This design comes from an exercise in tuning for small area and a short achievable clock period on the open sky130 flow, not from production work.
In this exercise RTL edits were held to simulation tests only and were not proved equivalent to the original.
Not every run is shown, and edits may drop behaviour that the tests do not exercise.

==> design.v <==
module mult #(
    parameter DATA_WIDTH      = 6,
    parameter TAP_COEFF_WIDTH = 6
)(
    input  signed [DATA_WIDTH-1:0]      in,
    output signed [DATA_WIDTH-1:0]      out,
    input  signed [TAP_COEFF_WIDTH-1:0] tap_coeff
);
logic signed [TAP_COEFF_WIDTH + DATA_WIDTH - 2 : 0] mult_out;  
assign mult_out = ($signed(in) * $signed(tap_coeff));
assign out = $signed(mult_out[TAP_COEFF_WIDTH + DATA_WIDTH - 2 : TAP_COEFF_WIDTH - 1]);
endmodule
module add_sat #(
    parameter DATA_WIDTH = 6,
    parameter NUM_TAPS   = 2
)(
    input         [NUM_TAPS-1:0][DATA_WIDTH-1:0] in,
    output signed [DATA_WIDTH-1:0] out
);
localparam PAD_WIDTH = $clog2(NUM_TAPS);
logic signed [PAD_WIDTH+DATA_WIDTH-1:0] sum;
logic signed [DATA_WIDTH-1:0] sum_sat;
always @(*) begin
	sum = '0;
	for (integer i=0; i<NUM_TAPS; i+=1) begin
		sum += $signed(in[i]);
	end  
end  
always @(*) begin
	if      (sum >= $signed(  'b1 << (DATA_WIDTH-1)))  sum_sat = $signed(~('b1 << (DATA_WIDTH-1)));
	else if (sum <  $signed(-('b1 << (DATA_WIDTH-1)))) sum_sat = $signed(  'b1 << (DATA_WIDTH-1) );
	else                                               sum_sat = $signed(sum[DATA_WIDTH-1:0]);
end  
assign out = sum_sat;
endmodule
module fir_direct_nom #(
    parameter DATA_WIDTH      = 5,
    parameter TAP_COEFF_WIDTH = 5,
    parameter NUM_TAPS        = 50
)(
    input                               clk,
    input                               rst,
    input  signed [DATA_WIDTH-1:0]      in,
    output signed [DATA_WIDTH-1:0]      out,
    input  [NUM_TAPS*TAP_COEFF_WIDTH-1:0] tap_coeffs
);
logic [NUM_TAPS-1:0][DATA_WIDTH-1:0] in_flopped;
logic [NUM_TAPS-1:0][DATA_WIDTH-1:0] mult_out;
logic signed [DATA_WIDTH-1:0] out_pre_flopped, out_flopped;
logic [NUM_TAPS-1:0][TAP_COEFF_WIDTH-1:0] tap_coeffs_flopped;
always @ (posedge clk or posedge rst) begin
    if (rst) begin
        out_flopped <= '0;
        for (integer i=0; i<NUM_TAPS; i+=1) begin
            tap_coeffs_flopped[i] <= '0;
            in_flopped[i]         <= '0;
        end  
    end  
    else begin
        in_flopped[0]         <= in;
        out_flopped           <= out_pre_flopped;
        tap_coeffs_flopped[0] <= tap_coeffs[0 +: TAP_COEFF_WIDTH];
        for (integer i=1; i<NUM_TAPS; i+=1) begin
            tap_coeffs_flopped[i] <= tap_coeffs[TAP_COEFF_WIDTH*i +: TAP_COEFF_WIDTH];
            in_flopped[i]         <= in_flopped[i-1];
        end  
    end  
end  
assign out = out_flopped;
genvar i;
for (i=0; i<NUM_TAPS; i=i+1) begin: mult
    mult #(
        .DATA_WIDTH(DATA_WIDTH),
        .TAP_COEFF_WIDTH(TAP_COEFF_WIDTH)
    ) mult (
        .in(in_flopped[i]),
        .out(mult_out[i]),
        .tap_coeff(tap_coeffs_flopped[i])
    );
end  
add_sat #(
    .DATA_WIDTH(DATA_WIDTH),
    .NUM_TAPS(NUM_TAPS)
) add_sat (
    .in(mult_out),
    .out(out_pre_flopped)
);
endmodule
==> run.sh <==
#!/bin/bash
# synth_recipe.tcl (not shown) runs the flow's synth.tcl, then flattens the netlist and writes it again
# the make line also repeats each setting of config.mk as NAME=value (left out here)
make -C /OpenROAD-flow-scripts/flow DESIGN_CONFIG=/design/flow/config.mk WORK_HOME=/design/flow/orfs CLKGATE_MAP_FILE= SYNTH_SCRIPT=/design/flow/synth_recipe.tcl finish
==> config.mk <==
export PLATFORM = sky130hd
export DESIGN_NAME = fir_direct_nom
export DESIGN_NICKNAME = fir_direct_nom
export VERILOG_FILES = /design/flow/design.v
export SDC_FILE = /design/flow/constraint.sdc
export NUM_CORES = 4
export LEC_CHECK = 0
export CAP_MARGIN = 20
export CORE_MARGIN = 2
export CORE_UTILIZATION = 40
export SLEW_MARGIN = 20
==> constraint.sdc <==
create_clock -name core_clock -period 12.0 [get_ports {clk}]
set_input_delay 2.4000 -clock core_clock [delete_from_list [all_inputs] [get_ports {clk}]]
set_output_delay 2.4000 -clock core_clock [all_outputs]
set_load 0.01 [all_outputs]
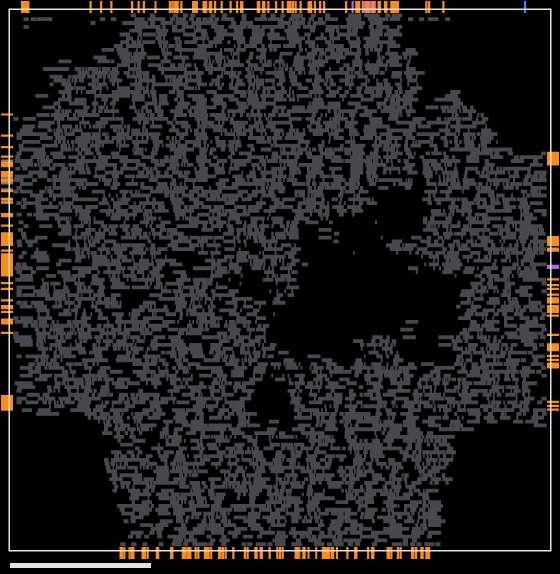
**Above:** run 1 (I/O pins on the die edge).
Scale bar: 100 um. Pins as bars across the die edge, other pins in gray.
| color | port | pins | direction | edge |
|---|---|---|---|---|
| orange | tap_coeffs | 250 | input | 78 top, 77 bottom, 56 left, 39 right |
| blue | clk | 1 | input | top |
| purple | out | 5 | output | 3 top, 2 right |
all pins by edge: 82 top, 78 bottom, 61 left, 41 right

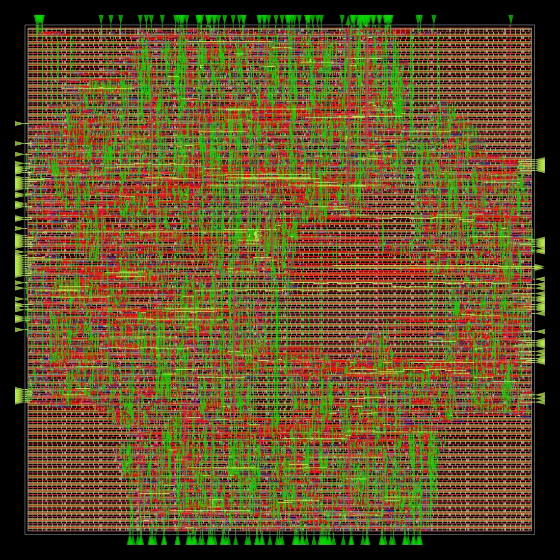
**Above:** run 1 (the routed nets).
wire per inst: 16.40 um
routed wire length: 125600 um
top layer in use: met4

==> out/metrics.cfg, run 1 <==
[status]
outcome = finished clean

[setup_path]
cp.arrival_ns = 12.03
r2r_setup_slack_ns = 0.53
crit_path_frequent_cell = fa_1
slowest_delay_ns = 0.68
cp-end-kind = flop
critPathRequiredTime_ns = 12.56
worst_path_max_delay_cell = o311ai_1
path_buf_inv = 7
crit_path_max_fanout = 6
startpoint_type = flop
cp_top_family = adder cells
critPathKind = flop to flop

[global_routing]
grt_pass1_wl_um = 211100
grt_pass1_vias = 39820
grt_use_met1_pct = 24.32
grt_max_degree = 147
use_met3_pct = 2.726
grt_util_met2_pct = 30.51
grt_antenna_before_repair = 1
grtUsageTotal_pct = 18.25
overflow = 0
grt_busiest_layer = met2

[die]
num_rows = 139
die-area_mm2 = 0.1469
core_region_area_mm2 = 0.1431
initial_utilization_pct = 40.19
io_pins = 262
die_y_um = 383.2
die_w_um = 383.2

[synthesis]
synth_edf_count = 0
synth.area.mux_share_pct = 0.09353
synth_seq_cells = 505
postSynthAreaPerCell_um2 = 10.73
synth_top_cell_by_area = fa_1
yosys-top-cells-area = fa_1 36%, dfrtp_1 22%, ha_1 12%, inv_1 7.2%, xnor2_1 6.5%
syn_inst = 5361
synth_top_area_share_pct = 35.67
synth_common_cells = 1098 x inv_1, 1025 x fa_1, 562 x nand2_1
synthXorXnorAreaFrac_pct = 8.005
ys_warn_count = 2
synth_compound_area_share_pct = 3.900
async_flop_share_pct = 100.0
synth_most_common_cell = inv_1
syn-num-nets = 7186
yosys.area_share.simple_pct = 11.38
ys_seq_area_share_pct = 21.97
synth_top_family_by_area = adder cells
ys.flop_type = dfrtp_1
netlist_area_mm2 = 0.05752
synth_adder_area_share_pct = 47.48
synth.distinct_cells = 48

[clock_tree]
clockBufferDepth = 3
htreeDepth = 3
postCtsHoldBufs = 0
clk_latency_ns = 0.67
cts_resized = 0
path_clk_slew_ns = 0.06
cts_tree = done
clkSinkCount = 505
cts_inserted_buffers = 70
post-cts-setup-buffer-count = 0
root_buffer = clkbuf_16

[final_layout]
layout_commonest_cell = inv_1
nets = 7524
layout-drive-gt1-share_pct = 2.589
fin_area_mm2 = 0.06509
syn2layout_area_growth_pct = 13.17
final_cell_mix = 1097 x inv_1, 1025 x fa_1, 562 x nand2_1, 543 x ha_1, 505 x dfrtp_1
postLayoutCoreUtil_pct = 45.48
instances_no_fill = 7659

[routing]
post_drt_via_cell_ratio = 4.718
drtIter0Drc = 1519
num_vias = 36140
route.met2.wl_um = 61820
wl_met1_um = 54940
wl_met3_um = 4774
drcViolationCount = 0
firstDrtPassIters = 7
final_antenna_net_count = 0

[timing]
final-setup-viol-count = 0
setup-tns-final_ns = 0
max_slew_margin_pct = 39.91
skew_ns = 0.03135
setup_slack_ns = 0.5281
rsz0062_at_grt = no
hold_ws_ns = 0.4434
period_needed_ns = 11.47
max_freq_mhz = 87.17
period_share_pct = 95.60
worst_pin_slew_ns = 0.9014
slew_viol_final = 0
hold_viol = 0

[placed_design]
finalWeightedCongestion = 0.8484
place_ws_ns = 0.5417
dpl_cell_area_mm2 = 0.06259
place_hpwl_um = 106300
dpl.cell_count = 7530
io_buffers = 261

[hold_path]
min_path_type = flop to flop

[run]
drv_cap = 0

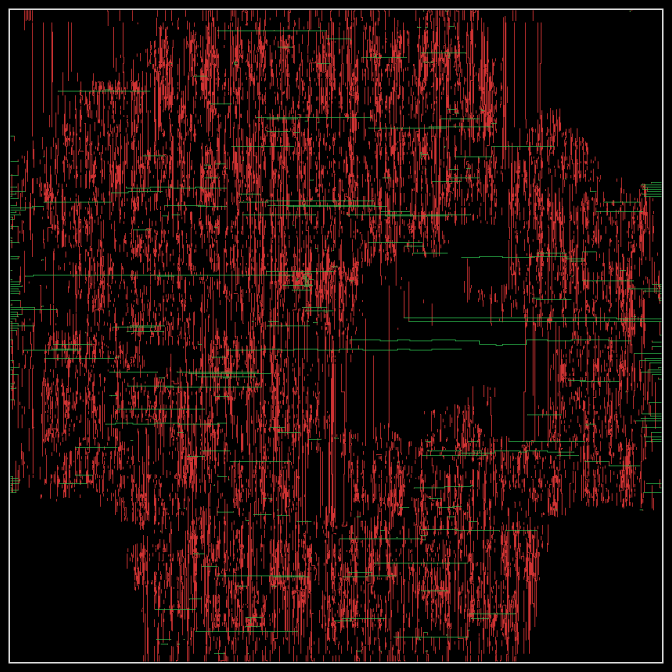
**Above:** run 1 (routed metal, one color a layer).
Two of the layers only.
| color | layer | wire length |
|---|---|---|
| green | metal 3 | 4770 um |
| red | metal 2 | 61.8 mm |

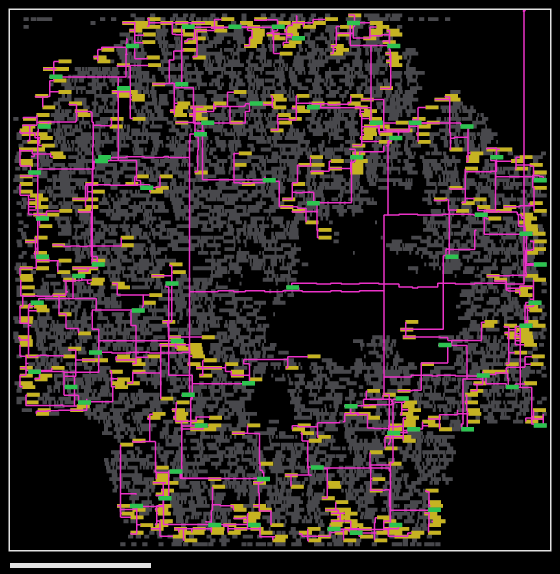
**Above:** run 1 (clock distribution).
Scale bar: 100 um.
[green] clock drivers | count: 70
[yellow] flip-flops | count: 505
[magenta] clock wires | length: 9490 um
flops lie: widely spread

run 1: path summary, 6_finish.rpt:
path | from | end | cells after the start
worst max-delay path | in_flopped[3]$_DFF_PP0_ | out_flopped[2]$_DFF_PP0_ | 34
worst min-delay path | in_flopped[240]$_DFF_PP0_ | in_flopped[245]$_DFF_PP0_ | 0
worst max register to register | in_flopped[3]$_DFF_PP0_ | out_flopped[2]$_DFF_PP0_ | 34
worst min register to register | in_flopped[240]$_DFF_PP0_ | in_flopped[245]$_DFF_PP0_ | 0
max in group asynchronous | rst | tap_coeffs_flopped[21]$_DFF_PP0_ | 4
min in group asynchronous | rst | tap_coeffs_flopped[170]$_DFF_PP0_ | 3
run 1: flip-flops by register name, summed over array words and instances (netlist names):
register and flops:
in_flopped 250, out_flopped 5, tap_coeffs_flopped 250
run 1: layout make-up:
cell class                      count  area (um2)
Clock buffer                       85        1919
Antenna cell                        1       2.502
Timing Repair Buffer              267        2683
Inverter                         1098        4125
Sequential cell                   505       12640
Multi-Input combinational cell   3757       40760
Clock inverter                     43       588.1
Tap cell                         1903        2381
Fill cell                       13380       78040
==> run 2: too many edits to list; what changed since run 1 <==
design.v: 88 -> 7082 lines; modules unchanged: 0
  fir_direct_nom: edited, 53 -> 7082 lines
  removed: mult, add_sat
==> out/metrics.cfg, run 2 <==
[routing]
wl_met3_um = 9455  ; was 4774 um
wl_met1_um = 56640  ; was 54940 um
firstDrtPassIters = 7  ; unchanged
route.met2.wl_um = 67440  ; was 61820 um
routed_wl_um = 142600  ; was 125600 um
wl_per_cell_um = 26.24  ; was 16.40 um
top_layer_used = met5  ; was met4
drcViolationCount = 0  ; unchanged
post_drt_via_cell_ratio = 5.054  ; was 4.718
num_vias = 27460  ; was 36140
final_antenna_net_count = 0  ; unchanged
drtIter0Drc = 2397  ; was 1519

[die]
io_pins = 262  ; unchanged
num_rows = 118  ; was 139
core_region_area_mm2 = 0.1038  ; was 0.1431 mm2
die-area_mm2 = 0.1074  ; was 0.1469 mm2
tap_cells = 1380  ; was 1903
initial_utilization_pct = 40.40  ; was 40.19%

[synthesis]
ys.flop_type = dfrtp_1  ; unchanged
synth_top_family_by_area = adder cells  ; unchanged
synth_compound_area_share_pct = 0.3252  ; was 3.900%
yosys.area_share.simple_pct = 18.17  ; was 11.38%
ys_warn_count = 1  ; was 2
synthXorXnorAreaFrac_pct = 0.2298  ; was 8.005%
synth_edf_count = 0  ; unchanged
synth_most_common_cell = fa_1  ; was inv_1
netlist_area_mm2 = 0.04193  ; was 0.05752 mm2
synth_top_cell_by_area = fa_1  ; unchanged
async_flop_share_pct = 100.0  ; unchanged
syn-num-nets = 5040  ; was 7186
postSynthAreaPerCell_um2 = 11.36  ; was 10.73 um2
synth_common_cells = 1079 x fa_1, 822 x inv_1, 718 x and2_1  ; was 1098 x inv_1, 1025 x fa_1, 562 x nand2_1
synth_seq_cells = 367  ; was 505
synth_top_area_share_pct = 51.51  ; was 35.67%
synth.distinct_cells = 35  ; was 48
synth_adder_area_share_pct = 51.93  ; was 47.48%
ys_seq_area_share_pct = 21.90  ; was 21.97%
synth.area.mux_share_pct = 0.04774  ; was 0.09353%
yosys-top-cells-area = fa_1 52%, dfrtp_1 22%, and2_1 11%, inv_1 7.4%, nand2_1 3.6%  ; was fa_1 36%, dfrtp_1 22%, ha_1 12%, inv_1 7.2%, xnor2_1 6.5%
syn_inst = 3690  ; was 5361

[timing]
hold_ws_ns = 0.4587  ; was 0.4434 ns
period_share_pct = 51.79  ; was 95.60%
hold_viol = 0  ; unchanged
slew_viol_final = 0  ; unchanged
skew_ns = 0.02858  ; was 0.03135 ns
max_freq_mhz = 160.9  ; was 87.17 MHz
max_slew_margin_pct = 34.95  ; was 39.91%
setup-tns-final_ns = 0  ; unchanged
rsz0062_at_grt = no  ; unchanged
period_needed_ns = 6.214  ; was 11.47 ns
final-setup-viol-count = 0  ; unchanged
setup_slack_ns = 5.786  ; was 0.5281 ns
worst_pin_slew_ns = 0.9758  ; was 0.9014 ns

[placed_design]
finalWeightedCongestion = 1.003  ; was 0.8484
place_ws_ns = 5.033  ; was 0.5417 ns
dpl.cell_count = 5333  ; was 7530
place_hpwl_um = 124300  ; was 106300 um
dpl_cell_area_mm2 = 0.04630  ; was 0.06259 mm2

[final_layout]
instances_no_fill = 5433  ; was 7659
syn2layout_area_growth_pct = 14.45  ; was 13.17%
regMostFlops = sr
nMultiInputCombCells = 2499  ; was 3757
seq_cells = 367  ; was 505
layout_commonest_cell = fa_1  ; was inv_1
fillers = 9649  ; was 13380
largest_reg_flops = 245
n_all_buffers = 265  ; was 267
multi_input_area_mm2 = 0.02965  ; was 0.04076 mm2
n_antenna_cell = 15  ; was 1
nets = 5353  ; was 7524
final_cell_mix = 1079 x fa_1, 821 x inv_1, 718 x and2_1, 398 x nand2_1, 367 x dfrtp_1  ; was 1097 x inv_1, 1025 x fa_1, 562 x nand2_1, 543 x ha_1, 505 x dfrtp_1
n_clock_buffer = 66  ; was 85
postLayoutCoreUtil_pct = 46.24  ; was 45.48%
multi_input_area_share_pct = 61.78  ; was 62.61%
largest_cell_class = multi-input combinational cells  ; unchanged
fin_area_mm2 = 0.04799  ; was 0.06509 mm2
layout-drive-gt1-share_pct = 2.105  ; was 2.589%
final-seq-area_mm2 = 0.009184  ; was 0.01264 mm2
clk_share_pct = 3.439  ; was 3.852%
inv_count = 822  ; was 1098
sh_seq_area_pct = 19.14  ; was 19.41%
final-nonclk-buf-share_pct = 5.533  ; was 4.121%
reg_top3 = sr: 245 flops, ra: 111 flops, sum_q: 11 flops  ; was in_flopped: 250 flops, tap_coeffs_flopped: 250 flops, out_flopped: 5 flops

[global_routing]
grt_pass1_vias = 30760  ; was 39820
grtUsageTotal_pct = 27.69  ; was 18.25%
grt_max_degree = 150  ; was 147
grt_util_met2_pct = 44.02  ; was 30.51%
overflow = 0  ; unchanged
grt_busiest_layer = met2  ; unchanged
grt_pass1_wl_um = 211900  ; was 211100 um
grt_use_met1_pct = 36.64  ; was 24.32%
use_met3_pct = 4.716  ; was 2.726%
grt_antenna_before_repair = 23  ; was 1

[setup_path]
critPathRequiredTime_ns = 12.57  ; was 12.56 ns
crit_path_max_fanout = 6  ; unchanged
cp.arrival_ns = 6.79  ; was 12.03 ns
critPathKind = input pin to flop  ; was flop to flop
cp-end-kind = flop  ; unchanged
startpoint_type = input pin  ; was flop

[clock_tree]
cts_resized = 0  ; unchanged
postCtsHoldBufs = 0  ; unchanged
post-cts-setup-buffer-count = 0  ; unchanged
root_buffer = clkbuf_16  ; unchanged
clk_latency_ns = 0.64  ; was 0.67 ns
clockBufferDepth = 3  ; unchanged
path_clk_slew_ns = 0.06  ; about the same
clkSinkCount = 367  ; was 505
htreeDepth = 2  ; was 3
cts_inserted_buffers = 48  ; was 70
cts_tree = done  ; unchanged

[status]
outcome = finished clean  ; unchanged

[hold_path]
min_path_type = flop to flop  ; unchanged

[run]
drv_cap = 0  ; unchanged

==> run 2: path summary, 6_finish.rpt <==
kind,slack (ns),cells past startpoint,startpoint,endpoint
min,0.46,0,sr[159]$_DFF_PP0_,sr[164]$_DFF_PP0_
max reg2reg,7.05,13,ra[79]$_DFF_PP0_,sum_q[9]$_DFF_PP0_
min in group asynchronous,2.22,2,rst,sr[240]$_DFF_PP0_
max in group asynchronous,7.51,4,rst,sr[124]$_DFF_PP0_
min reg2reg,0.46,0,sr[159]$_DFF_PP0_,sr[164]$_DFF_PP0_
max,5.79,10,tap_coeffs[198],ra[31]$_DFF_PP0_
==> run 2: cell families (layout without fill, tap and decap cells) <==
logic type,Yosys count,in the layout
buffers and inverters,824,1172
other,0,15
multiplexers,2,2
AND/OR/NAND/NOR,1375,1375
adder cells (fa/ha/maj),1093,1093
flip-flops,367,367
AO/OA/AOI/OAI,18,18
XOR/XNOR,11,11
==> run 2: critical path: stages <==
cell and delay [ns]:
clkdlybuf4s50_1 0.52, and2_1 0.21, fa_1 0.54, inv_1 0.05, fa_1 0.43, nor4bb_1 0.48
fa_1 0.59, fa_1 0.54, fa_1 0.49, fa_1 0.54
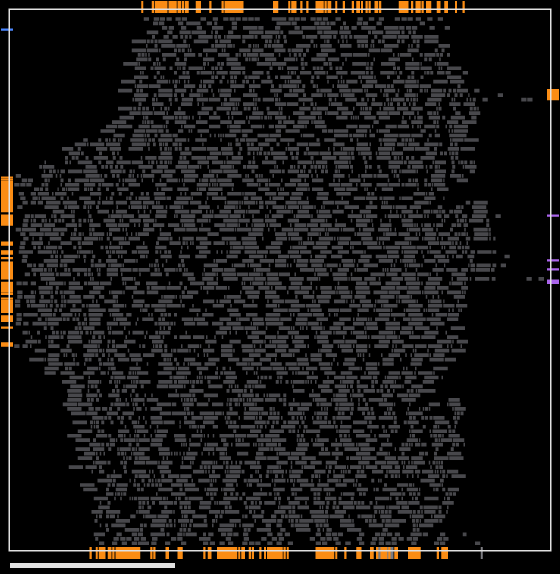
**Above:** run 2 (I/O pins on the die edge).
Scale bar: 100 um. Pins as bars across the die edge, other pins in gray.
| color | port | pins | direction | edge |
|---|---|---|---|---|
| purple | out | 5 | output | right |
| orange | tap_coeffs | 250 | input | 107 bottom, 85 top, 53 left, 5 right |
| blue | clk | 1 | input | left |
die outline height: 327.8 um
I/O Buffers: 261
Die Width: 327.8 um

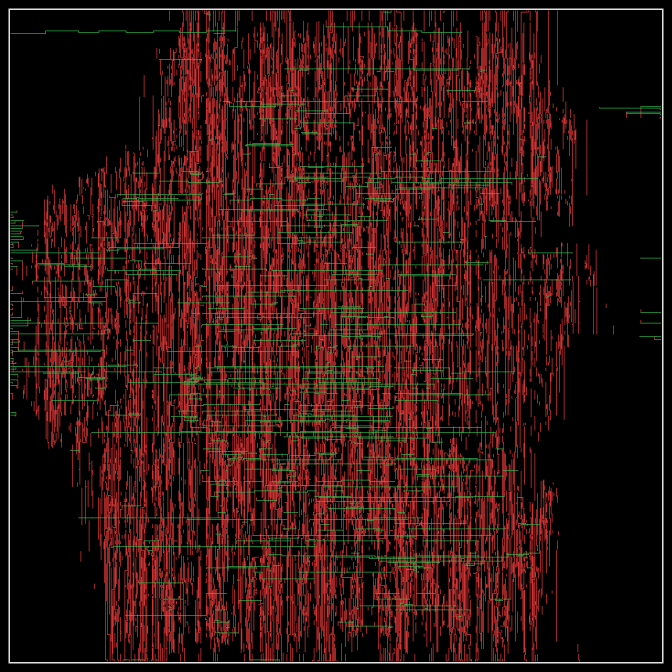
**Above:** run 2 (routed metal, one color a layer).
Two of the layers only.
| color | layer | wire length |
|---|---|---|
| red | metal 2 | 67.4 mm |
| green | metal 3 | 9460 um |

[what the ideal ports hide]
The flow's constraints put no driver on any port. The routed layouts listed below were extracted and timed again, unchanged, in two steps.
Step 1 (the two cells are an assumption about what drives the block):
set clk [get_ports {clk}]
set_driving_cell -lib_cell sky130_fd_sc_hd__clkbuf_16 $clk
set_driving_cell -lib_cell sky130_fd_sc_hd__buf_2 [delete_from_list [all_inputs] $clk]
Step 2 adds t to the input delays and takes it off the output delays; t is the mean of the earliest and latest rising clock arrival at the registers after step 1. Input paths then give back, and output paths get back, about the clock's delay inside the block.
a / b / c = ideal ports / drivers / drivers and shift; a / b = the first two.
run | t, ns | setup slack, ns | pins driven straight from the clock port
run 1 | 0.740 | 0.528 / 0.528 / 0.528 | 1
run 2 | 0.701 | 5.786 / 5.832 / 5.131 | 1
After both steps every run listed still meets setup and hold. For run 2, which loses most, drivers alone change the setup slack by +0.046 ns; drivers and shift together by -0.655 ns.
